What follows belongs to an exercise in optimizing a design on an open flow for small area; a production flow would make more cautious choices.
Only simulation tests tie the RTL to the original design; equivalence was not proved.
The series may have gaps, and a smaller design here may also do less where the tests do not look.

## flow/design.v in outline (module list and top-level ports)
// module filter: 1049 lines
// module fa_cell: 4 lines
// module differentiator: 470 lines
// module SNR_reader: 862 lines
// module fm_demod: 32 lines
module fm_demod(
    input clk,
    input rstn,
    input en,
    input [2:0] channel,
    input [9:0] X,
    output [9:0] out,
    output [9:0] un_filtered_out,
    output filter_clk,
    output [16:0] snr
);
  // ...
==> flow/run.sh <==
#!/bin/bash
# synth_recipe.tcl (not shown) runs the flow's synth.tcl, then flattens the netlist and writes it again
# the make line also repeats each setting of config.mk as NAME=value (left out here)
make -C /OpenROAD-flow-scripts/flow DESIGN_CONFIG=/design/flow/config.mk WORK_HOME=/design/flow/orfs CLKGATE_MAP_FILE= SYNTH_SCRIPT=/design/flow/synth_recipe.tcl finish
==> flow/config.mk <==
export PLATFORM = sky130hd
export DESIGN_NAME = fm_demod
export DESIGN_NICKNAME = fm_demod
export VERILOG_FILES = /design/flow/design.v
export SDC_FILE = /design/flow/constraint.sdc
export NUM_CORES = 4
export LEC_CHECK = 0
export CAP_MARGIN = 5
export CORE_MARGIN = 2
export CORE_UTILIZATION = 65
export CTS_BUF_LIST = sky130_fd_sc_hd__clkbuf_8 sky130_fd_sc_hd__clkbuf_16
export CTS_CLUSTER_DIAMETER = 100
export CTS_CLUSTER_SIZE = 30
export SLEW_MARGIN = 5
export SYNTH_HIERARCHICAL = 1
==> flow/constraint.sdc <==
create_clock -name core_clock -period 35.0 [get_ports {clk}]
set_input_delay 7.0000 -clock core_clock [delete_from_list [all_inputs] [get_ports {clk}]]
set_output_delay 7.0000 -clock core_clock [all_outputs]
set_load 0.01 [all_outputs]
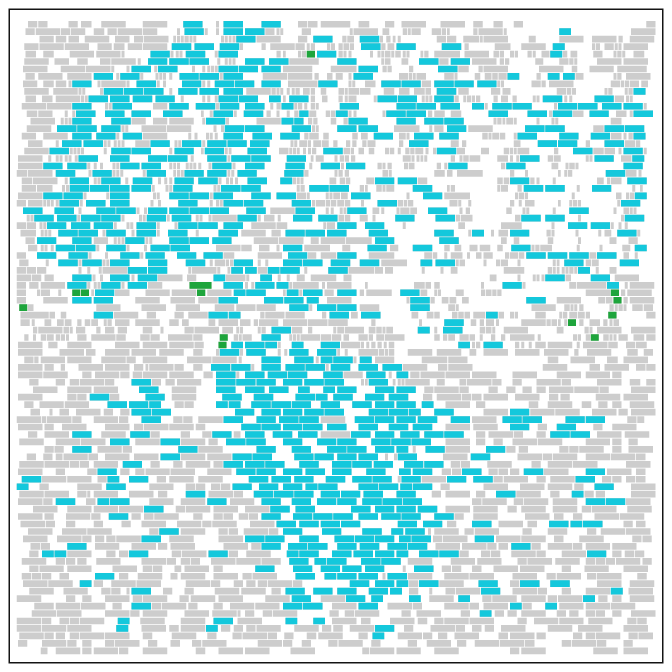
**Above:** run 1 (logic cells by family).
Cyan stands for adder and majority cells, cells 728, most used fa_1, where widely spread. Green stands for XOR/XNOR gates, cells 13, most used xnor2_1.
multi-input combinational area share: 0.6015
most common library cell in the layout ignoring fill and taps: fa_1

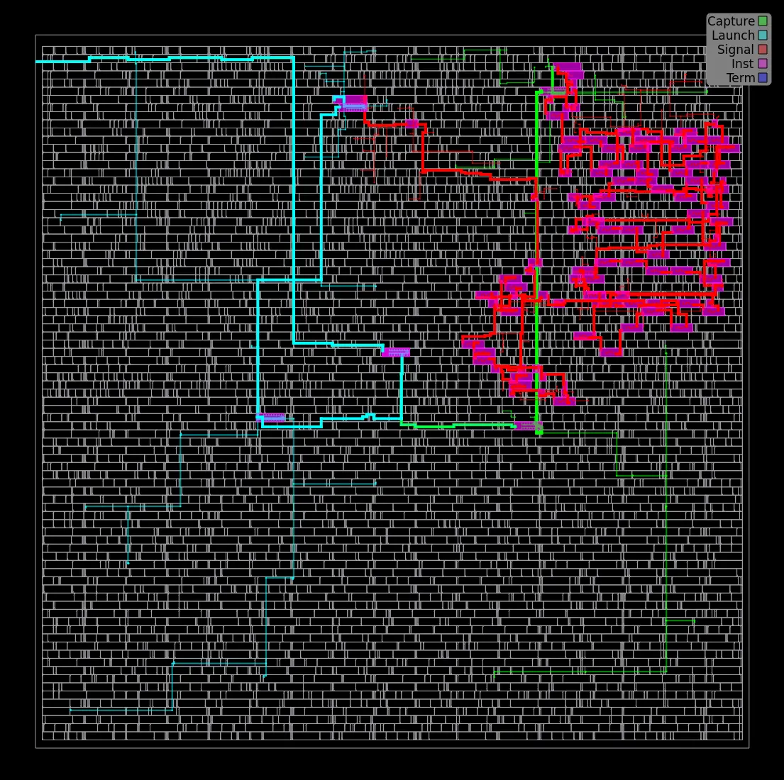
**Above:** run 1 (critical path on the layout).
filler-free cell count of the finished design: 3353
Tmin final: 33.54 ns
post-layout utilization of the core: 0.6921

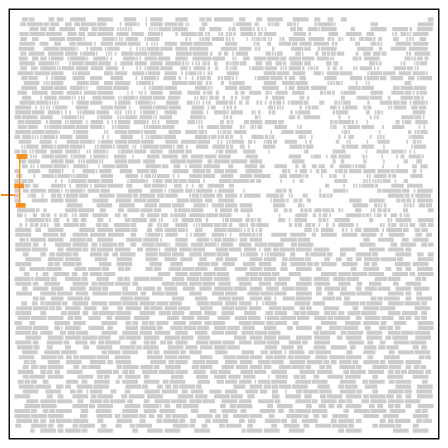
**Above:** run 1 (port wiring).
Orange stands for en, bits 1, direction input, edge left, end cells 4, buffers 1, wire 34.4 um.
IO Port Bufs: 53
count of pins on the block boundary: 54

==> results list, run 1 <==
- For this run, the leading register cell type out of synthesis is dfrtp_1.
- Counting distinct cell types in the post-synthesis netlist gives between 70 and 80.
- Measured in cells, the most critical reg-to-reg path has a length of around 100.
- TritonCTS created 25 clock buffers.
* CP most frequent cell: fa_1
* Number of placed instances with taps included: 3307
- Mean number of vias per cell: around 6.2
* Setup WS pre-CTS: a little over 1 ns
- Of the available clock period, the critical path in the final layout requires 0.9582.
- The number of global-route vias before repair came to between 20000 and 25000.
* Std-Cell Rows: 85
* Clock root buffer: clkbuf_16
- The finished cells cover ~0.037 mm2.
- Detailed placement finished with a half-perimeter wire length of 63560 um.
* Number of pins exceeding their max-slew limit in the final report: 0
- The first global-routing pass estimated around 130000 um of wire.
- The run finished with no timing, DRC or antenna violations.
* Floorplan die height: between 200 and 250 um
- CTS saw roughly 480 sinks.
- STA classifies the critical path startpoint as a register.
- Entering global routing, the biggest net connects 136 pins.
* Aggregate global routing overflow: 0
- Flop2flop setup slack: approximately 1.5 ns
- Setup violations remaining at the end of the flow were counted as 0.
* Worst hold path type: register to register
* Cell with the most instances after synthesis: fa_1
* Flip-flop and latch count after synthesis: between 400 and 500
- Clock latency on the worst-skew pair, taken at its later pin, is between 0.6 and 0.7 ns.
- Slowest cell on the critical path: dfstp_4
* Max Fanout on Critical Path: 19
- Maximum single-stage delay on the critical path: between 0.7 and 0.8 ns
* List of most frequent post-synthesis cells: fa_1 (644), dfrtp_1 (440), mux2i_1 (353)
* DIE WIDTH: around 240 um
* Setup crit end kind: register
- Wire length per cell after detailed routing: 24.51 um
* Placeable core region: ~0.054 mm2
- Top achievable clock speed: 29.82 MHz
- The largest total area in the synthesized netlist belongs to fa_1.
* Drt pass-1 iters: 5
- Synthesis handed over a netlist of between 2000 and 3000 instances.
- By area the synthesized netlist is led by fa_1 (36%), dfrtp_1 (31%), mux2i_1 (9.9%), nand2_1 (3.2%), ha_1 (2.9%).
* Antenna cells: 0
- Mean cell area of the mapped netlist: 13.28 um2
- DRC violation total after the first TritonRoute iteration: about 1700
- Max reg flops: 20
- Via count: around 21000
* Hold depth: 1
- The share of synthesized area in the top cell type comes to 0.3630.
==> run 1: worst max-delay path, delay by kind of cell (launching register included) <==
family	cells	cell delay, ns
AND/OR/NAND/NOR	20	3.73
adder cells (fa/ha/maj)	66	26.14
AO/OA/AOI/OAI	12	1.73
buffers and inverters	3	0.59
flip-flops	1	0.74
multiplexers	2	0.41
==> run 1: layer usage <==
metal | global-route usage | wire length (um) | up-vias
met3 | 0.07920 | 6664 | 131
met2 | 0.4678 | 37610 | 722
met4 | 0.07242 | 2219 | 0
li1 | - | - | 8820
met1 | 0.4638 | 35710 | 11090
met5 | 0 | 0 | -
==> run 1: layout make-up <==
| cell class | instances | area, um2 |
|---|---|---|
| multi-input cells | 1931 | 22450 |
| well taps | 696 | 870.8 |
| flip-flops and latches | 477 | 11870 |
| repair buffers | 78 | 735.7 |
| clock inverters | 17 | 260.3 |
| inverters | 128 | 480.5 |
| clock buffers | 26 | 650.6 |
| fillers | 3764 | 16600 |
==> run 1: what timing repair did <==
action / CTS / global route
endpoints found under the hold margin: 0 / 0
resized for setup: 0 / 10
setup buffers: 0 / 2
endpoints found under the setup margin: 0 / 13
==> run 1: placed cells by master (no fill, tap or decap), types with 7 or more instances in the layout <==
cell,synthesis,routed
nor2_1,105,104
dfrtp_1,440,439
dfstp_2,17,14
o22a_1,9,9
nand3_1,26,26
dfxtp_1,20,20
nand2b_1,10,10
mux2_4,22,22
mux2_2,61,61
a22oi_1,10,10
xnor2_1,7,7
buf_4,42,24
o211ai_1,11,11
inv_1,127,133
fa_1,644,644
nand2_1,300,299
and2_1,7,7
a31oi_1,19,18
clkbuf_16,0,26
a21oi_1,55,55
ha_1,82,82
nand4_1,10,10
and3_1,16,16
o21ai_0,68,68
mux2i_1,353,353
clkdlybuf4s50_1,0,52
==> run 1: kinds of logic (layout without fill, tap and decap cells) <==
logic type / Yosys count / in the layout / synth area share
AO/OA/AOI/OAI: 244 / 244 / 0.04478
multiplexers: 436 / 436 / 0.1281
AND/OR/NAND/NOR: 509 / 510 / 0.06186
adder cells (fa/ha/maj): 728 / 728 / 0.3925
flip-flops: 477 / 477 / 0.3339
XOR/XNOR: 13 / 13 / 0.003593
buffers and inverters: 268 / 249 / 0.03530
==> run 2: changes to the inputs <==
==> flow/flow/run.sh (new file) <==
#!/bin/bash
# Standard layout, with two changes: ports are buffered with the smallest
# buffer, and clock tree synthesis inserts no dummy loads.
set -e
export BUFFER_PORTS_ARGS="-buffer_cell sky130_fd_sc_hd__buf_1"
export CTS_ARGS="-sink_clustering_enable -repair_clock_nets -sink_clustering_size 14 -sink_clustering_max_diameter 80 -buf_list {sky130_fd_sc_hd__clkbuf_8} -dont_use_dummy_load"
bash standard.sh > standard.log 2>&1
==> flow/standard.sh (new file) <==
#!/bin/bash
# synth_recipe.tcl (not shown) runs the flow's synth.tcl, then flattens the netlist and writes it again
# the make line also repeats each setting of config.mk as NAME=value (left out here)
make -C /OpenROAD-flow-scripts/flow DESIGN_CONFIG=/design/flow/config.mk WORK_HOME=/design/flow/orfs CLKGATE_MAP_FILE= SYNTH_SCRIPT=/design/flow/synth_recipe.tcl "${@:-finish}"
removed: flow/run.sh
==> results list, run 2 <==
* Floorplan die height: 237.8 um (unchanged)
* Top FF cell, synth: dfrtp_1
* Area used by sequential logic in the layout: 0.01186 mm2 (about the same)
- Multi-input gate area: 0.02242 mm2 (-0.11%)
- The run finished with no timing, DRC or antenna violations.
- The number of different library cells in the post-synthesis netlist was 78 (unchanged).
- The share of the synthesized area in compound gates (AO/OA/AOI/OAI) was 0.04478 (unchanged).
- The mean number of vias per cell was 6.218 (+0.43%).
- Clock root buffer: clkbuf_8
* Dominant combinational cell family by area after synthesis: adder cells
* Kind of cell adding the most delay to the critical path: adder cells
- The share of the synthesized netlist area taken by xor and xnor gates was 0.003593 (unchanged).
- Wire length per cell after detailed routing: 24.61 um (+0.38%)
- In this run the worst hold path is classified as register to register.
* Top library cells by usage in the layout, fill and taps aside: fa_1 (644), dfrtp_1 (439), mux2i_1 (353)
* Startpoint Class: register
* Skew-Pair Late Insertion Delay: 0.66 ns (+0.02 ns)
- The via count of the routed design was 20860 (+0.49%).
- After synthesis, the most frequently instantiated cells are fa_1 (644), dfrtp_1 (440), mux2i_1 (353).
- Share of the clock period used by the worst path: 0.9602 (+0.001987)
* Post-CTS setup buffers: 0 (unchanged)
- Setup crit end kind: register
* IO Port Bufs: 53 (unchanged)
- The number of clock sinks was 477 (unchanged).
* Number of buffer and inverter instances along the worst setup path: 3 (unchanged)
- Flip-flop and latch count after synthesis: 477 (unchanged)
* DRC violation total after the first TritonRoute iteration: 1757 (+0.98%)
- Max Fanout on Critical Path: 15 (-4)
* Flop2flop setup slack: 1.39 ns (-0.07 ns)
- The portion of synthesized cell area occupied by the leading cell type was 0.3630 (unchanged).
- The most common cell in the synthesized netlist is fa_1.
- Mean cell area of the mapped netlist: 13.28 um2 (unchanged)
* Number of pins exceeding their max-slew limit in the final report: 0 (unchanged)
- Share of synthesized area spent on multiplexers: 0.1281 (unchanged)
- Max reg flops: 20 (unchanged)
- Drt pass-1 iters: 5 (unchanged)
* DP HPWL: 64610 um (+1.7%)
- Summed over all instances, the cell type with the most area after synthesis is fa_1.
- Filler cell count in the final layout: 3932 (+4.5%)
- Top achievable clock speed: 29.76 MHz (-0.21%)
- Share of synthesized cell area in and, or, nand and nor gates: 0.06186 (unchanged)
* Count of pins on the block boundary: 54 (unchanged)
- Number of setup violations in the final report: 0 (unchanged)
* Inserted Clock Buffers: 44 (+76%)
* Largest net degree at the start of global routing: 83 (-39%)
- The synthesized instance count was 2675 (unchanged).
- Main area contributors after synthesis: fa_1 (36%), dfrtp_1 (31%), mux2i_1 (9.9%), nand2_1 (3.2%), ha_1 (2.9%)
- The number of global-route vias before repair is 23140 (+0.83%).
* Maximum single-stage delay on the critical path: 0.72 ns (-0.02 ns)
* Slowest cell on the critical path: dfstp_2
- Placeable core region: 0.05392 mm2 (unchanged)
- The number of cells traversed by the worst register-to-register path is 101 (-1.9%).
- The most numerous cell type found on the critical path is fa_1.
- Area share of fa/ha/maj cells after synthesis: 0.3925 (unchanged)
- Leaving out fill and tap cells, the most frequent cell in the layout is fa_1.
- The total number of cells along the worst setup path came to 101 (-1.9%).
- Std-Cell Rows: 85 (unchanged)
run 2: cell counts after synthesis:
Identical to the previous run, type by type.
run 2: repair_timing:
action,CTS,global route
setup endpoints to repair,0,12
resized for setup,0,2
hold buffers,0,0
run 2: metal layers:
metal | share of wire | wire, um | vias up | GRT usage
met2 | 0.47 | 38400 | 697 | 0.4788
met1 | 0.44 | 36580 | 11230 | 0.4884
li1 | - | - | 8820 | -
met3 | 0.069 | 5713 | 116 | 0.06085
met5 | 0 | 0 | - | 0
met4 | 0.023 | 1867 | 0 | 0.06804
run 2: worst reg2reg max path, delay by kind of cell (launching register included):
kind                     cells  cell delay, ns
adder cells (fa/ha/maj)     64           25.52
AND/OR/NAND/NOR             20            4.03
AO/OA/AOI/OAI               10            1.44
multiplexers                 4            1.13
flip-flops                   1            0.72
buffers and inverters        3            0.68
run 2: cell families (layout without fill, tap and decap cells):
kind of cell,Yosys count,count (layout)
fa+ha+maj,728,728
simple gates,509,510
flops,477,477
mux,436,436
buf+inv,268,250
compound gates,244,244
xor+xnor,13,13
other cells,0,1
run 2: cell type report:
| class | instances | area share |
|---|---|---|
| Antenna cell | 1 | 0.00006831 |
| Tap cell | 696 | 0.02377 |
| Inverter | 128 | 0.01312 |
| Multi-Input combinational cell | 1931 | 0.6121 |
| Clock buffer | 44 | 0.01653 |
| Sequential cell | 477 | 0.3238 |
| Timing Repair Buffer | 78 | 0.01066 |
run 2: per-stage QoR:
| step | setup WS, ns | utilization | instance area [um2] | instances |
|---|---|---|---|---|
| 3_5_place_dp | 1.100 | 0.6678 | 36010 | 3309 |
| 5_1_grt | 0.02327 | 0.6793 | 36630 | 3354 |
| 3_3_place_gp | 1.712 | 0.6678 | 36010 | 3309 |
| 6_report | 1.393 | 0.6794 | 36630 | 3355 |
| 4_1_cts | 1.080 | 0.6791 | 36620 | 3353 |
| 2_1_floorplan | 3.251 | - | 35520 | 2675 |
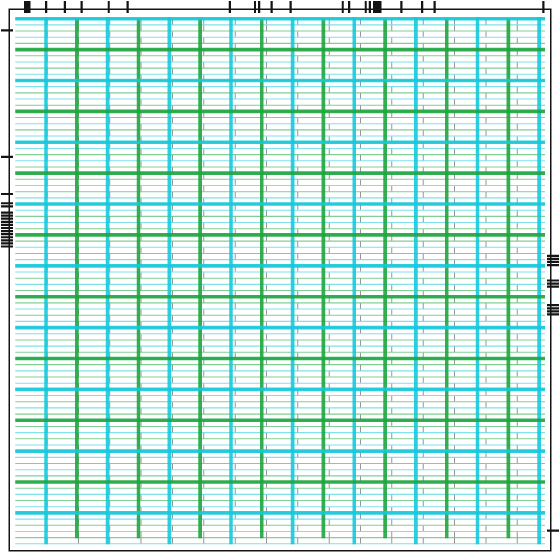
**Above:** run 2 (PDN straps and rails).
Pins as bars on the die edge. Tap cells in gray.
Cyan stands for VSS. Green stands for VDD.
17 straps on met5. 696 tap cells.

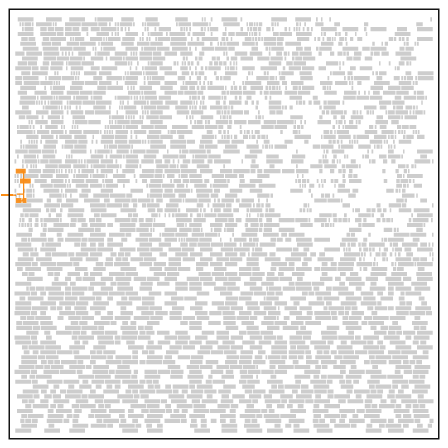
**Above:** run 2 (port wiring).
Orange stands for en, bits 1, direction input, edge left, end cells 4, buffers 1, wire 28.8 um.

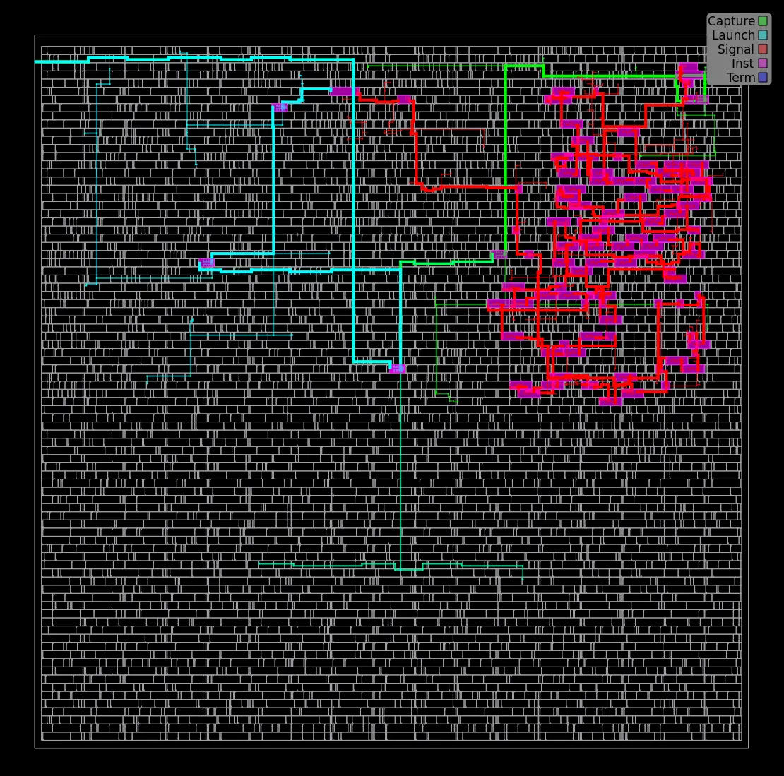
**Above:** run 2 (critical path on the layout).
Tmin final: 33.61 ns
post-layout utilization of the core: 0.6794
worst path setup slack after routing: 1.393 ns

==> run 3: changes to the inputs <==
==> flow/flow/run.sh (replaced) <==
#!/bin/bash
# Standard layout with three changes: ports are buffered with the smallest
# buffer, clock tree synthesis inserts no dummy loads, and after placement the
# resizer sizes down cells on paths with slack to spare (power recovery).
set -e
export BUFFER_PORTS_ARGS="-buffer_cell sky130_fd_sc_hd__buf_1"
export CTS_ARGS="-sink_clustering_enable -repair_clock_nets -sink_clustering_size 30 -sink_clustering_max_diameter 100 -buf_list {sky130_fd_sc_hd__clkbuf_8 sky130_fd_sc_hd__clkbuf_16} -dont_use_dummy_load"
bash standard.sh place > standard_place.log 2>&1
openroad -no_init -exit flow/recover.tcl > recover.log 2>&1
bash standard.sh finish > standard.log 2>&1
==> flow/flow/recover.tcl (new file) <==
set P $::env(FLOW_HOME)/platforms/sky130hd
set R orfs/results/sky130hd/fm_demod/base
read_lef $P/lef/sky130_fd_sc_hd.tlef
read_lef $P/lef/sky130_fd_sc_hd_merged.lef
read_liberty $P/lib/sky130_fd_sc_hd__tt_025C_1v80.lib
read_db $R/3_place.odb
read_sdc $R/3_place.sdc
source $P/setRC.tcl
set_dont_use {sky130_fd_sc_hd__probe_p_8 sky130_fd_sc_hd__probec_p_8 sky130_fd_sc_hd__lpflow_*}
estimate_parasitics -placement
report_design_area
report_worst_slack -max
repair_timing -recover_power 100 -verbose
detailed_placement
check_placement
estimate_parasitics -placement
report_design_area
report_worst_slack -max
write_db $R/3_place.odb
==> results list, run 3 <==
* Outcome: finished clean
* Filler cell count in the final layout: 3910 (-0.56%)
- The number of clock buffers inserted by TritonCTS came to 25 (-43%).
* Placeable core region: 0.05392 mm2 (unchanged)
* List of most frequent post-synthesis cells: fa_1 (644), dfrtp_1 (440), mux2i_1 (353)
* Startpoint Class: register
* Clock root buffer: clkbuf_16
- Flop2flop setup slack: 1.38 ns (-0.02 ns)
- The worst setup path is captured at a register.
* Number of setup violations in the final report: 0 (unchanged)
- Std-Cell Rows: 85 (unchanged)
- Mean cell area of the mapped netlist: 13.28 um2 (unchanged)
- Most common library cell in the layout ignoring fill and taps: fa_1
- The number of post-CTS setup repair buffers came to 0 (unchanged).
- Post-cts sizing count: 0 (unchanged)
- Via count: 20900 (+0.19%)
* Path depth of the worst reg2reg path: 101 (unchanged)
- For this design, the slowest cell found on the critical path is dfstp_4.
- Number of global-route vias before repair: 23170 (+0.11%)
- The count of TritonRoute iterations in the first routing pass was 5 (unchanged).
* Floorplan die height: 237.8 um (unchanged)
- The final max-slew violation count is 0 (unchanged).
* Top FF cell, synth: dfrtp_1
- The number of flip-flops under the largest register name came to 20 (unchanged).
* Top achievable clock speed: 29.74 MHz (about the same)
* Tmin final: 33.62 ns (+0.01544 ns)
- DP HPWL: 64610 um (unchanged)
- DRC violation total after the first TritonRoute iteration: 1917 (+9.1%)
* Skew-Pair Late Insertion Delay: 0.61 ns (-0.05 ns)
- Fraction of post-synthesis cell area in the top cell type by area: 0.3630 (unchanged)
* Cell with the most instances after synthesis: fa_1
==> run 3: changes by cell type in the layout (fill, tap and decap cells not counted), sizes merged <==
cell	before	now
clkbuf	45	44
buf	77	69
==> run 3: kinds of logic after synthesis <==
logic type                 count (synthesis)  synth area share
adders and majority gates                728            0.3925
buffers and inverters                    268           0.03530
and+or+nand+nor                          509           0.06186
DFF                                      477            0.3339
muxes                                    436            0.1281
xor gates and xnor gates                  13          0.003593
AOI/OAI and AO/OA                        244           0.04478
==> run 3: metal layers <==
layer,GRT usage,part of all wire,up-vias
li1,-,-,8830
met1,0.4901,0.44,11250
met2,0.4789,0.47,709
met3,0.05052,0.068,114
met4,0.06442,0.023,0
met5,0,0,-
==> run 3: area by class of cell <==
type | count | area [um2] | area share
multi-input cells | 1931 | 22330 | 0.6070
flip-flops and latches | 477 | 11870 | 0.3226
well taps | 696 | 870.8 | 0.02367
clock buffers | 25 | 625.6 | 0.01701
repair buffers | 88 | 613.1 | 0.01667
inverters | 128 | 480.5 | 0.01306
diodes | 1 | 2.502 | 0.00006802
==> run 3: metrics by stage <==
step	util	std cells	worst slack, ns	instance area [um2]	hold WS, ns
2_1_floorplan	-	2675	3.251	35520	0.3983
3_3_place_gp	0.6678	3309	1.712	36010	0.4082
3_5_place_dp	0.6678	3309	1.100	36010	0.4086
4_1_cts	0.6763	3334	0.5179	36470	0.4127
5_1_grt	0.6822	3345	0.01524	36780	0.4270
6_report	0.6822	3346	1.378	36790	0.4141
==> run 3: worst reg2reg max path: cells and delay by family (launching register included) <==
family | cells | cell delay, ns
buffers and inverters | 3 | 0.67
AO/OA/AOI/OAI | 10 | 1.39
AND/OR/NAND/NOR | 20 | 4.02
multiplexers | 4 | 1.15
flip-flops | 1 | 0.73
adder cells (fa/ha/maj) | 64 | 25.49
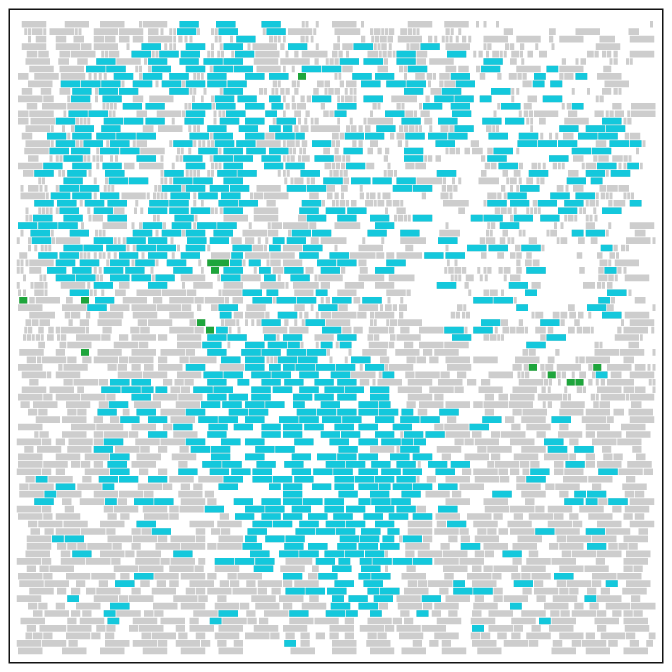
**Above:** run 3 (logic cells by family).
Cyan stands for adder and majority cells, cells 728, most used fa_1, where widely spread. Green stands for XOR/XNOR gates, cells 13, most used xnor2_1.

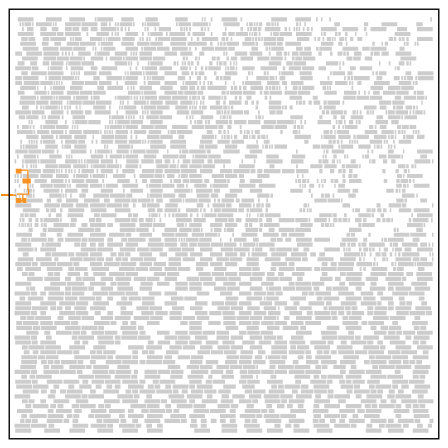
**Above:** run 3 (port wiring).
Orange stands for en, bits 1, direction input, edge left, end cells 4, buffers 1, wire 34.3 um.

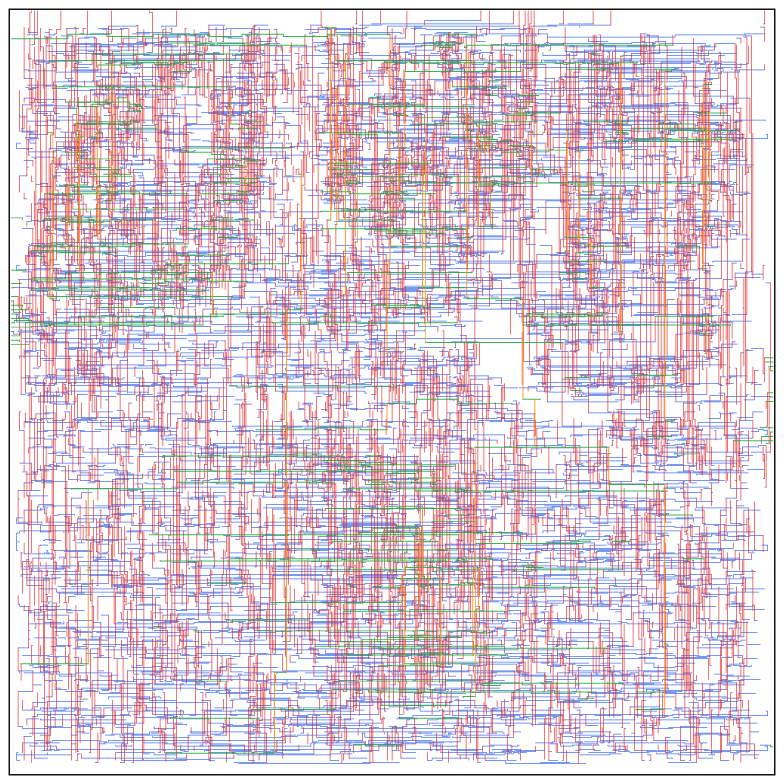
**Above:** run 3 (routed metal, one color a layer).
Blue stands for met1, wire length 36.5 mm. Green stands for met3, wire length 5650 um. Orange stands for met4, wire length 1880 um. Red stands for met2, wire length 38.7 mm.

==> run 4: changes to the inputs <==
--- a/flow/design.v
+++ b/flow/design.v
@@ -4,2 +4,3 @@
     input CE,
+    input CEn,      
     input [9:0] FIR_IN,
@@ -85,73 +86,36 @@
     phase <= ~phase;
-    if (CE) begin
-      P1 <= ~x_in;
-      P2 <= ~{P1[4:0], P1[9:5]};
-      P3 <= ~{P2[4:0], P2[9:5]};
-      P4 <= ~{P3[4:0], P3[9:5]};
-      P5 <= ~{P4[4:0], P4[9:5]};
-      P6 <= ~{P5[4:0], P5[9:5]};
-      P7 <= ~{P6[4:0], P6[9:5]};
-      P8 <= ~{P7[4:0], P7[9:5]};
-      P9 <= ~{P8[4:0], P8[9:5]};
-      P10 <= ~{P9[4:0], P9[9:5]};
-      P11 <= ~{P10[4:0], P10[9:5]};
-      P12 <= ~{P11[4:0], P11[9:5]};
-      P13 <= ~{P12[4:0], P12[9:5]};
-      P14 <= ~{P13[4:0], P13[9:5]};
-      P15 <= ~{P14[4:0], P14[9:5]};
-      P16 <= ~{P15[4:0], P15[9:5]};
-      P17 <= ~{P16[4:0], P16[9:5]};
-      P18 <= ~{P17[4:0], P17[9:5]};
-      P19 <= ~{P18[4:0], P18[9:5]};
-      P20 <= ~{P19[4:0], P19[9:5]};
-      P21 <= ~{P20[4:0], P20[9:5]};
-      P22 <= ~{P21[4:0], P21[9:5]};
-      P23 <= ~{P22[4:0], P22[9:5]};
-      P24 <= ~{P23[4:0], P23[9:5]};
-      P25 <= ~{P24[4:0], P24[9:5]};
-      P26 <= ~{P25[4:0], P25[9:5]};
-      P27 <= ~{P26[4:0], P26[9:5]};
-      P28 <= ~{P27[4:0], P27[9:5]};
-      P29 <= ~{P28[4:0], P28[9:5]};
-      P30 <= ~{P29[4:0], P29[9:5]};
-      P31 <= ~{P30[4:0], P30[9:5]};
-      P32 <= ~{P31[4:0], P31[9:5]};
-      P33 <= ~{P32[4:0], P32[9:5]};
-      P34 <= ~{P33[4:0], P33[9:5]};
-    end else begin
-      P1 <= ~{P1[4:0], P1[9:5]};
-      P2 <= ~{P2[4:0], P2[9:5]};
-      P3 <= ~{P3[4:0], P3[9:5]};
-      P4 <= ~{P4[4:0], P4[9:5]};
-      P5 <= ~{P5[4:0], P5[9:5]};
-      P6 <= ~{P6[4:0], P6[9:5]};
-      P7 <= ~{P7[4:0], P7[9:5]};
-      P8 <= ~{P8[4:0], P8[9:5]};
-      P9 <= ~{P9[4:0], P9[9:5]};
-      P10 <= ~{P10[4:0], P10[9:5]};
-      P11 <= ~{P11[4:0], P11[9:5]};
-      P12 <= ~{P12[4:0], P12[9:5]};
-      P13 <= ~{P13[4:0], P13[9:5]};
-      P14 <= ~{P14[4:0], P14[9:5]};
-      P15 <= ~{P15[4:0], P15[9:5]};
-      P16 <= ~{P16[4:0], P16[9:5]};
-      P17 <= ~{P17[4:0], P17[9:5]};
-      P18 <= ~{P18[4:0], P18[9:5]};
-      P19 <= ~{P19[4:0], P19[9:5]};
-      P20 <= ~{P20[4:0], P20[9:5]};
-      P21 <= ~{P21[4:0], P21[9:5]};
-      P22 <= ~{P22[4:0], P22[9:5]};
-      P23 <= ~{P23[4:0], P23[9:5]};
-      P24 <= ~{P24[4:0], P24[9:5]};
-      P25 <= ~{P25[4:0], P25[9:5]};
-      P26 <= ~{P26[4:0], P26[9:5]};
-      P27 <= ~{P27[4:0], P27[9:5]};
-      P28 <= ~{P28[4:0], P28[9:5]};
-      P29 <= ~{P29[4:0], P29[9:5]};
-      P30 <= ~{P30[4:0], P30[9:5]};
-      P31 <= ~{P31[4:0], P31[9:5]};
-      P32 <= ~{P32[4:0], P32[9:5]};
-      P33 <= ~{P33[4:0], P33[9:5]};
-      P34 <= ~{P34[4:0], P34[9:5]};
-    end
+    P1 <= ~(({10{CE}} & x_in) | ({10{CEn}} & {P1[4:0], P1[9:5]}));
+    P2 <= ~(({10{CE}} & {P1[4:0], P1[9:5]}) | ({10{CEn}} & {P2[4:0], P2[9:5]}));
+    P3 <= ~(({10{CE}} & {P2[4:0], P2[9:5]}) | ({10{CEn}} & {P3[4:0], P3[9:5]}));
+    P4 <= ~(({10{CE}} & {P3[4:0], P3[9:5]}) | ({10{CEn}} & {P4[4:0], P4[9:5]}));
+    P5 <= ~(({10{CE}} & {P4[4:0], P4[9:5]}) | ({10{CEn}} & {P5[4:0], P5[9:5]}));
+    P6 <= ~(({10{CE}} & {P5[4:0], P5[9:5]}) | ({10{CEn}} & {P6[4:0], P6[9:5]}));
+    P7 <= ~(({10{CE}} & {P6[4:0], P6[9:5]}) | ({10{CEn}} & {P7[4:0], P7[9:5]}));
+    P8 <= ~(({10{CE}} & {P7[4:0], P7[9:5]}) | ({10{CEn}} & {P8[4:0], P8[9:5]}));
+    P9 <= ~(({10{CE}} & {P8[4:0], P8[9:5]}) | ({10{CEn}} & {P9[4:0], P9[9:5]}));
+    P10 <= ~(({10{CE}} & {P9[4:0], P9[9:5]}) | ({10{CEn}} & {P10[4:0], P10[9:5]}));
+    P11 <= ~(({10{CE}} & {P10[4:0], P10[9:5]}) | ({10{CEn}} & {P11[4:0], P11[9:5]}));
+    P12 <= ~(({10{CE}} & {P11[4:0], P11[9:5]}) | ({10{CEn}} & {P12[4:0], P12[9:5]}));
+    P13 <= ~(({10{CE}} & {P12[4:0], P12[9:5]}) | ({10{CEn}} & {P13[4:0], P13[9:5]}));
+    P14 <= ~(({10{CE}} & {P13[4:0], P13[9:5]}) | ({10{CEn}} & {P14[4:0], P14[9:5]}));
+    P15 <= ~(({10{CE}} & {P14[4:0], P14[9:5]}) | ({10{CEn}} & {P15[4:0], P15[9:5]}));
+    P16 <= ~(({10{CE}} & {P15[4:0], P15[9:5]}) | ({10{CEn}} & {P16[4:0], P16[9:5]}));
+    P17 <= ~(({10{CE}} & {P16[4:0], P16[9:5]}) | ({10{CEn}} & {P17[4:0], P17[9:5]}));
+    P18 <= ~(({10{CE}} & {P17[4:0], P17[9:5]}) | ({10{CEn}} & {P18[4:0], P18[9:5]}));
+    P19 <= ~(({10{CE}} & {P18[4:0], P18[9:5]}) | ({10{CEn}} & {P19[4:0], P19[9:5]}));
+    P20 <= ~(({10{CE}} & {P19[4:0], P19[9:5]}) | ({10{CEn}} & {P20[4:0], P20[9:5]}));
+    P21 <= ~(({10{CE}} & {P20[4:0], P20[9:5]}) | ({10{CEn}} & {P21[4:0], P21[9:5]}));
+    P22 <= ~(({10{CE}} & {P21[4:0], P21[9:5]}) | ({10{CEn}} & {P22[4:0], P22[9:5]}));
+    P23 <= ~(({10{CE}} & {P22[4:0], P22[9:5]}) | ({10{CEn}} & {P23[4:0], P23[9:5]}));
+    P24 <= ~(({10{CE}} & {P23[4:0], P23[9:5]}) | ({10{CEn}} & {P24[4:0], P24[9:5]}));
+    P25 <= ~(({10{CE}} & {P24[4:0], P24[9:5]}) | ({10{CEn}} & {P25[4:0], P25[9:5]}));
+    P26 <= ~(({10{CE}} & {P25[4:0], P25[9:5]}) | ({10{CEn}} & {P26[4:0], P26[9:5]}));
+    P27 <= ~(({10{CE}} & {P26[4:0], P26[9:5]}) | ({10{CEn}} & {P27[4:0], P27[9:5]}));
+    P28 <= ~(({10{CE}} & {P27[4:0], P27[9:5]}) | ({10{CEn}} & {P28[4:0], P28[9:5]}));
+    P29 <= ~(({10{CE}} & {P28[4:0], P28[9:5]}) | ({10{CEn}} & {P29[4:0], P29[9:5]}));
+    P30 <= ~(({10{CE}} & {P29[4:0], P29[9:5]}) | ({10{CEn}} & {P30[4:0], P30[9:5]}));
+    P31 <= ~(({10{CE}} & {P30[4:0], P30[9:5]}) | ({10{CEn}} & {P31[4:0], P31[9:5]}));
+    P32 <= ~(({10{CE}} & {P31[4:0], P31[9:5]}) | ({10{CEn}} & {P32[4:0], P32[9:5]}));
+    P33 <= ~(({10{CE}} & {P32[4:0], P32[9:5]}) | ({10{CEn}} & {P33[4:0], P33[9:5]}));
+    P34 <= ~(({10{CE}} & {P33[4:0], P33[9:5]}) | ({10{CEn}} & {P34[4:0], P34[9:5]}));
   end
@@ -1066,2 +1030,3 @@
 reg filter_ce;
+reg filter_ce_n;    
 assign filter_ce_out = filter_ce;
@@ -1077,2 +1042,3 @@
         filter_ce <= 1'b0;
+        filter_ce_n <= 1'b1;
     end
@@ -1080,2 +1046,3 @@
     filter_ce <= en & ~filter_clk_r;
+    filter_ce_n <= ~(en & ~filter_clk_r);
     if(en) begin
@@ -1519,2 +1486,3 @@
     .CE(filter_ce),
+    .CEn(filter_ce_n),
     .FIR_IN(temp4),
==> flow/flow/run.sh (replaced) <==
#!/bin/bash
# Standard layout, with two changes: ports are buffered with the smallest
# buffer, and clock tree synthesis inserts no dummy loads.
set -e
export BUFFER_PORTS_ARGS="-buffer_cell sky130_fd_sc_hd__buf_1"
export CTS_ARGS="-sink_clustering_enable -repair_clock_nets -sink_clustering_size 30 -sink_clustering_max_diameter 100 -buf_list {sky130_fd_sc_hd__clkbuf_8 sky130_fd_sc_hd__clkbuf_16} -dont_use_dummy_load"
bash standard.sh > standard.log 2>&1
removed: flow/flow/recover.tcl
==> results list, run 4 <==
- Worst Skew: slightly below 0.1 ns
- The count of routing violations after the opening detailed-route iteration is 2050 (+6.9%).
- The time the final worst path needs with I/O delays and setup was 33.54 ns (-0.07867 ns).
- DP HPWL: 63960 um (-1.0%)
* Final hold slack: 0.4255 ns (+0.01143 ns)
- The portion of synthesized cell area occupied by the leading cell type was 0.3689 (+0.005848).
- Yosys mapped a number of flops with a built-in enable equal to 0.
- The count of inserted antenna diode cells is 0 (-1).
- Unrepaired setup endpoints after global routing: no
- The via count of the routed design came to 21720 (+3.9%).
- Startpoint Class: register
- Flop2flop setup slack: 1.46 ns (+0.08 ns)
- For the worst setup path, the data required time is 35.36 ns.
- The path class of the tightest hold or removal check is register to register.
* Drt pass-1 iters: 6 (+1)
- The number of clock buffers inserted by TritonCTS was 23 (-8.0%).
- Initial Utilization: 0.6612
* Max reg flops: 20 (unchanged)
* Total number of clock tree sinks: about 480
- Number of pins exceeding their max-slew limit in the final report: 0 (unchanged)
* Top achievable clock speed: 29.81 MHz (+0.23%)
- Layout cells sized above 1: 0.07379
- Counting along the longest clock path gives a buffer depth of 3.
- Of all cell types, the one taking the most synthesized area is fa_1.
- The detail route stage leaves a number of antenna-violating nets equal to 0.
- The post-cts resize count was 0 (unchanged).
- Top FF cell, synth: dfrtp_1
- Slew of the pin with the lowest slew margin: 1.236 ns
- In the final routed layout, each cell accounts on average for approximately 25 um.
- Hold depth: 1
- Slowest cell on the critical path: dfstp_4
* Mean cell area of the mapped netlist: 12.93 um2 (-2.6%)
- Number of distinct library cells after synthesis: 79
- Most common library cell in the layout ignoring fill and taps: fa_1
- Outcome: finished clean
- Number of global-route vias before repair: 23500 (+1.4%)
- Std-Cell Rows: 84 (-1.2%)
* List of most frequent post-synthesis cells: fa_1 (644), dfrtp_1 (440), a22oi_1 (347)
- Setup crit end kind: register
* Count of pins on the block boundary: 54
- Cell with the most instances after synthesis: fa_1
* Skew-Pair Late Insertion Delay: 0.61 ns (about the same)
- Synthesis inferred 478 register bits.
- The number of setup violations in the final report came to 0 (unchanged).
* Post-CTS setup buffers: 0 (unchanged)
- Number of max-cap violations: 0
- Path depth of the worst reg2reg path: 101 (unchanged)
- The tree is rooted in a clkbuf_16.
## run 4: final cells by class
cell class | instances | area (um2)
flip-flops and latches | 478 | 11900
repair buffers | 78 | 415.4
well taps | 688 | 860.8
inverters | 125 | 469.2
multi-input cells | 1925 | 21770
fillers | 3828 | 16880
clock buffers | 23 | 575.6
## run 4: per-layer routing
metal  vias to the layer above  share of wire  track usage
li1                       9080              -            -
met4                         0          0.026      0.07605
met1                     11740           0.44       0.4918
met5                         -              0            0
met3                       113          0.061      0.04154
met2                       787           0.47       0.4768
## run 4: through the flow
stage               cells  cell area (um2)  setup slack [ns]  utilization
floorplan            2703            34950             2.741            -
global placement     3294            35400             1.627       0.6696
detailed placement   3294            35400             1.063       0.6696
CTS                  3317            35970            0.9398       0.6805
global route         3317            35980           0.01812       0.6807
finish               3317            35980             1.457       0.6807
## run 4: critical path: cells and delay by family, from the launching register on
family                     cells  cell delay [ns]
AOI/OAI and AO/OA             14             2.57
adders and majority gates     64            25.41
buffers and inverters          4             0.76
DFF                            1             0.86
muxes                          1             0.41
and+or+nand+nor               18             3.32
## run 4: logic make-up after synthesis
logic type,synth area share
buf+inv,0.03741
simple gates,0.06426
compound gates,0.1138
xor+xnor,0.003974
fa+ha+maj,0.3994
flops,0.3400
mux,0.04120
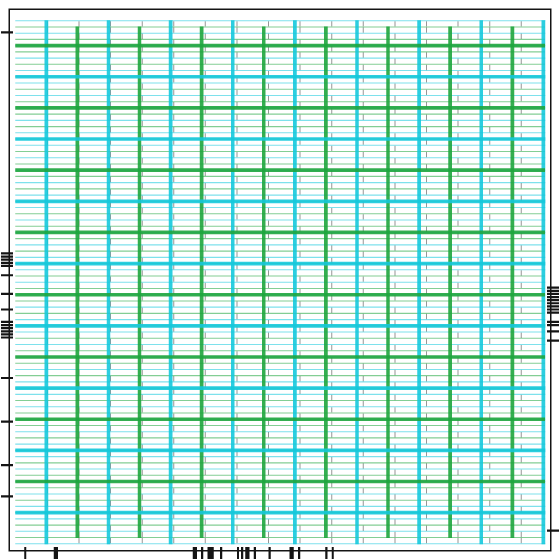
**Above:** run 4 (PDN straps and rails).
Pins as bars on the die edge. Tap cells in gray.
Green stands for VDD. Cyan stands for VSS.
16 straps on met5. The core has 84 rows.
DIE WIDTH: 235.9 um
placeable core region: 0.05287 mm2
floorplan die height: 235.9 um

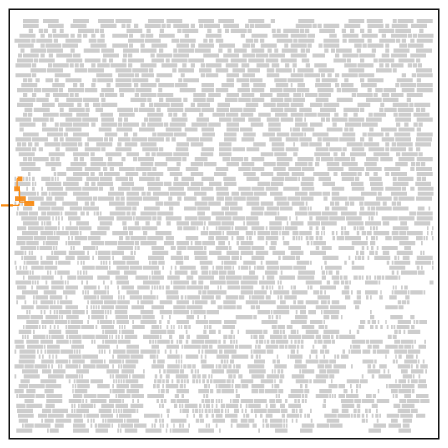
**Above:** run 4 (port wiring).
Orange stands for en, bits 1, direction input, edge left, end cells 4, buffers 1, wire 28.8 um.

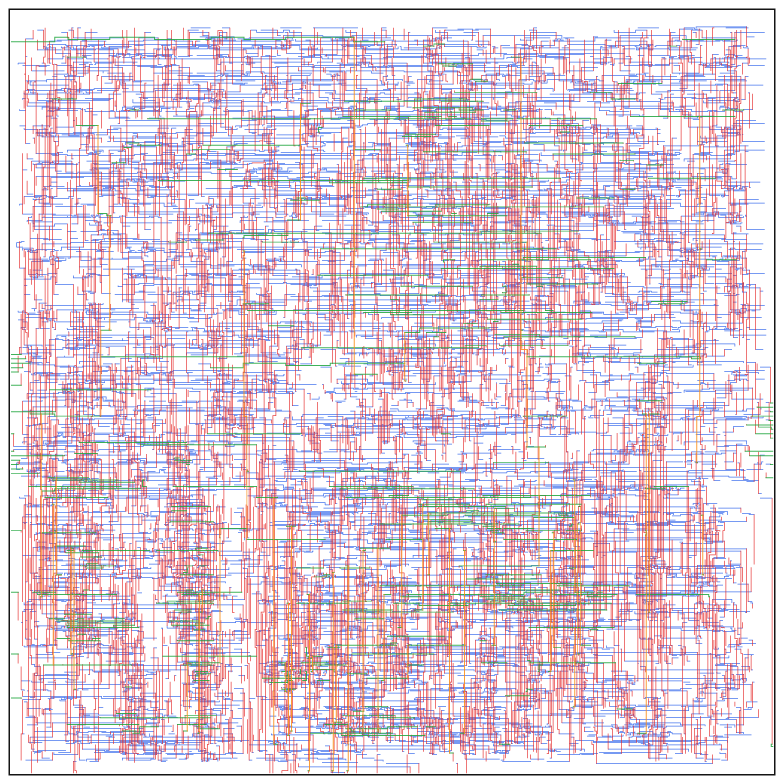
**Above:** run 4 (routed metal, one color a layer).
Blue stands for met1, wire length 36.7 mm. Orange stands for met4, wire length 2150 um. Green stands for met3, wire length 5100 um. Red stands for met2, wire length 39.0 mm.

--- run 5: outline of the changes from run 4 ---
flow/design.v: 2385 -> 2280 lines; modules unchanged: 4
  differentiator: edited, 474 -> 369 lines
==> results list, run 5 <==
- Outcome: finished clean
- The fill cell total of the finished layout came to 3826 (-0.052%).
* Std-Cell Rows: 84 (unchanged)
- Most common library cell in the layout ignoring fill and taps: fa_1
- Drt pass-1 iters: 7 (+1)
- STA classifies the critical path endpoint as a register.
- Flop2flop setup slack: 1.35 ns (-0.10 ns)
- Worst hold path type: register to register
* Required time at the worst-slack endpoint: 35.47 ns (+0.11 ns)
* Cell with the most instances after synthesis: fa_1
- Top FF cell, synth: dfrtp_1
- Number of setup violations in the final report: 0 (unchanged)
- The portion of synthesized cell area occupied by the leading cell type came to 0.3245 (-0.04436).
- Post-layout utilization of the core: 0.6766 (-0.004087)
- Number of distinct library cells after synthesis: 81 (+2.5%)
* Total number of clock tree sinks: 478 (unchanged)
- Layout cells sized above 1: 0.06574 (-0.008052)
- In the synthesized netlist, the cells that appear most often are fa_1 (558), dfrtp_1 (440), a22oi_1 (429).
* Post-CTS setup buffers: 0 (unchanged)
- The synthesized design spends more area on one cell type than any other, namely fa_1.
* Clock root buffer: clkbuf_16
- Remaining number of nets flagged by the antenna check after routing: 0 (unchanged)
run 5: changes by cell type after synthesis, sizes merged, moves of 13 or more:
cell,before,now
nor2,88,126
inv,125,138
mux2,101,77
xor2,5,46
buf,88,118
fa,644,558
clkbuf,87,66
nand2b,3,20
a21oi,56,70
o21ai,64,84
nand2,309,127
a22oi,347,429
xnor2,10,50
mux2i,13,33
run 5: metrics by stage:
| stage | hold slack [ns] | instances | area (um2) |
|---|---|---|---|
| finish | 0.4099 | 3351 | 35480 |
| global route | 0.4118 | 3350 | 35480 |
| CTS | 0.4121 | 3349 | 35470 |
| detailed placement | 0.4156 | 3324 | 34840 |
| global placement | 0.4045 | 3324 | 34840 |
| floorplan | 0.4009 | 2739 | 34420 |
run 5: metal layers:
metal,GRT usage,vias to the layer above,wire [um]
met5,0,-,0
met4,0.06685,0,1858
met3,0.05046,106,5932
met2,0.4816,777,38410
met1,0.4935,11730,36670
li1,-,9413,-
run 5: area by class of cell:
| type | instances | area [um2] | area share |
|---|---|---|---|
| antenna | 1 | 2.502 | 0.00007052 |
| sequential | 478 | 11890 | 0.3351 |
| tap | 688 | 860.8 | 0.02426 |
| clock buffer | 25 | 625.6 | 0.01763 |
| multi-input combinational | 1938 | 21140 | 0.5958 |
| timing repair buffer | 81 | 437.9 | 0.01234 |
| inverter | 140 | 525.5 | 0.01481 |
run 5: cells by family after synthesis:
group                    after synthesis  share of synthesized area
XOR/XNOR                              96                    0.02464
flip-flops                           478                     0.3452
buffers and inverters                324                    0.04122
multiplexers                         110                    0.03522
AO/OA/AOI/OAI                        703                     0.1444
AND/OR/NAND/NOR                      376                    0.05078
adder cells (fa/ha/maj)              652                     0.3585
run 5: timing repair:
action | in CTS | in global routing
hold buffers | 0 | 0
gates resized for setup | 0 | 3
setup endpoints to repair | 0 | 13
run 5: worst max-delay path, delay by kind of cell (launching register included):
kind            cells  cell delay (ns)
buf+inv             2             0.45
flops               1             0.74
simple gates       20             4.15
mux                 3             0.77
fa+ha+maj          65            25.80
compound gates     11             1.61
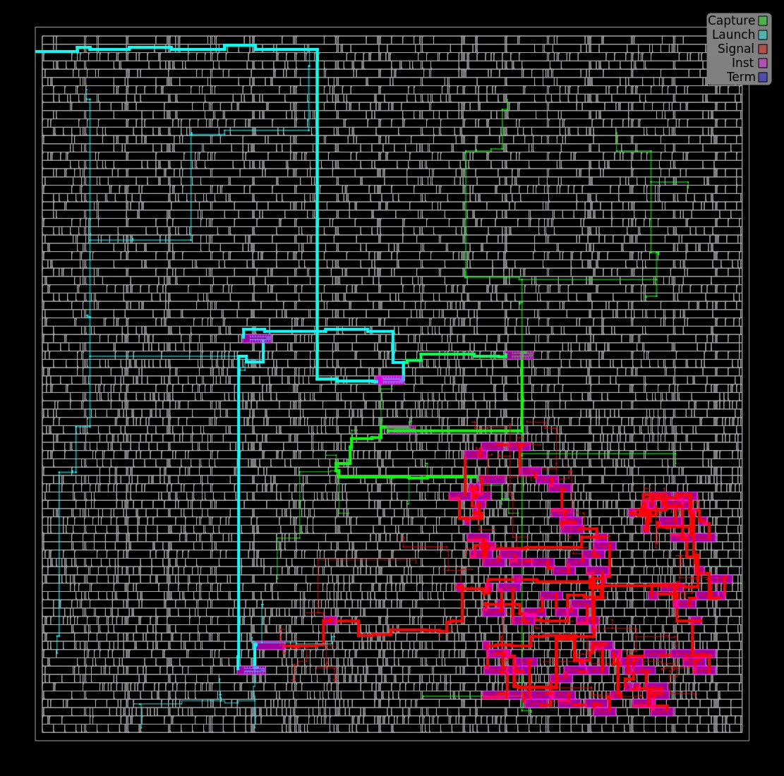
**Above:** run 5 (critical path on the layout).
worst path setup slack after routing: 1.353 ns
filler-free cell count of the finished design: 3351
setup TNS: 0 ns

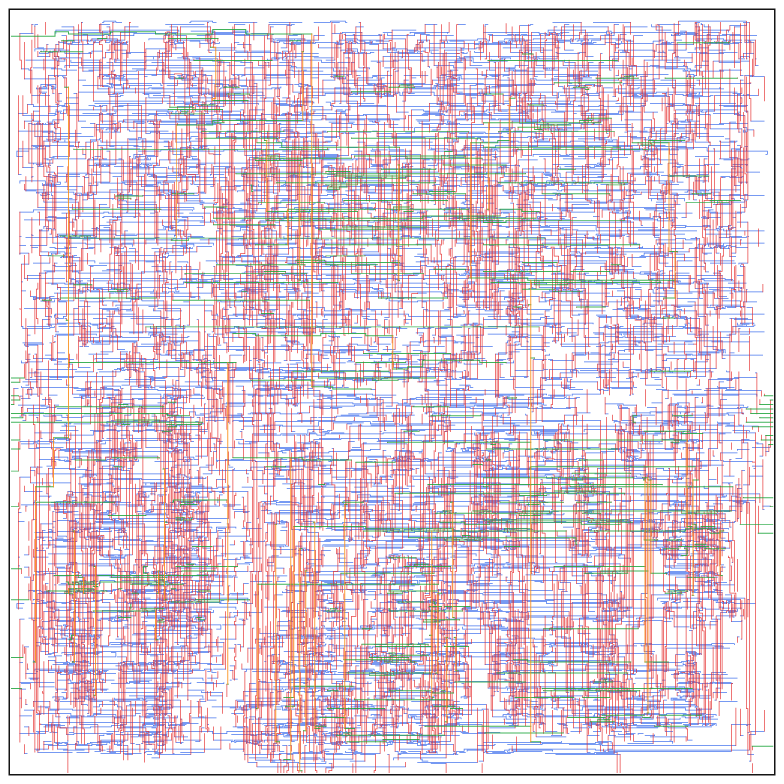
**Above:** run 5 (routed metal, one color a layer).
Red stands for met2, wire length 38.4 mm. Orange stands for met4, wire length 1860 um. Blue stands for met1, wire length 36.7 mm. Green stands for met3, wire length 5930 um.
total detailed-routing wirelength: 82880 um
Total Routing Usage GR: 0.3178
via count: 22030
wire length per cell after detailed routing: 24.73 um

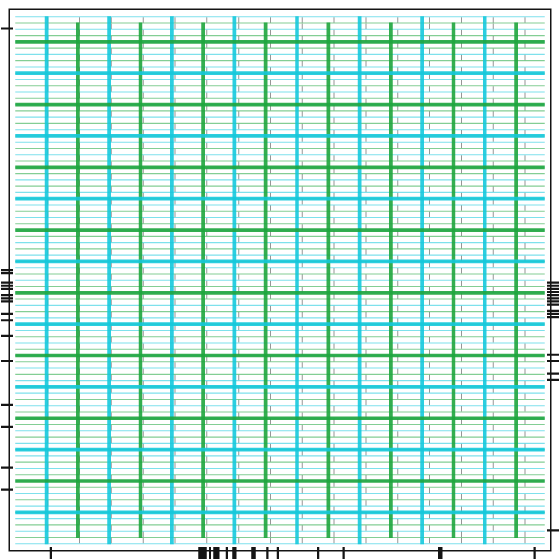
**Above:** run 5 (PDN straps and rails).
Pins as bars on the die edge. Tap cells in gray.
Green stands for VDD. Cyan stands for VSS.
The core has 84 rows. 85 met1 rails follow the rows.
placeable core region: 0.05245 mm2
floorplan die height: 234.1 um

==> re-timing with driven ports <==
No port has a modelled driver above. Below, the same layouts with a new extraction and two added sets of constraints.
Step 1 sets driving cells, clkbuf_16 on the clock port and buf_2 on the other inputs (assumed; they add their load-dependent delay and slew).
Step 2 also shifts input and output timing later by t, the mid clock arrival at the registers, as if the neighbouring blocks saw the same clock.
a / b / c = no drivers / after step 1 / after step 2; a / b = the first two.
run | shift t [ns] | slack for setup (ns) | hold WS [ns]
run 1 | 0.670 | 1.463 / 1.463 / 1.463 | 0.428 / 0.428 / 0.428
run 2 | 0.674 | 1.393 / 1.393 / 1.393 | 0.417 / 0.417 / 0.417
run 3 | 0.641 | 1.378 / 1.378 / 1.378 | 0.414 / 0.414 / 0.414
run 4 | 0.624 | 1.457 / 1.457 / 1.457 | 0.426 / 0.426 / 0.426
run 5 | 0.633 | 1.353 / 1.353 / 1.353 | 0.410 / 0.410 / 0.410
After both steps every run listed still meets setup and hold.
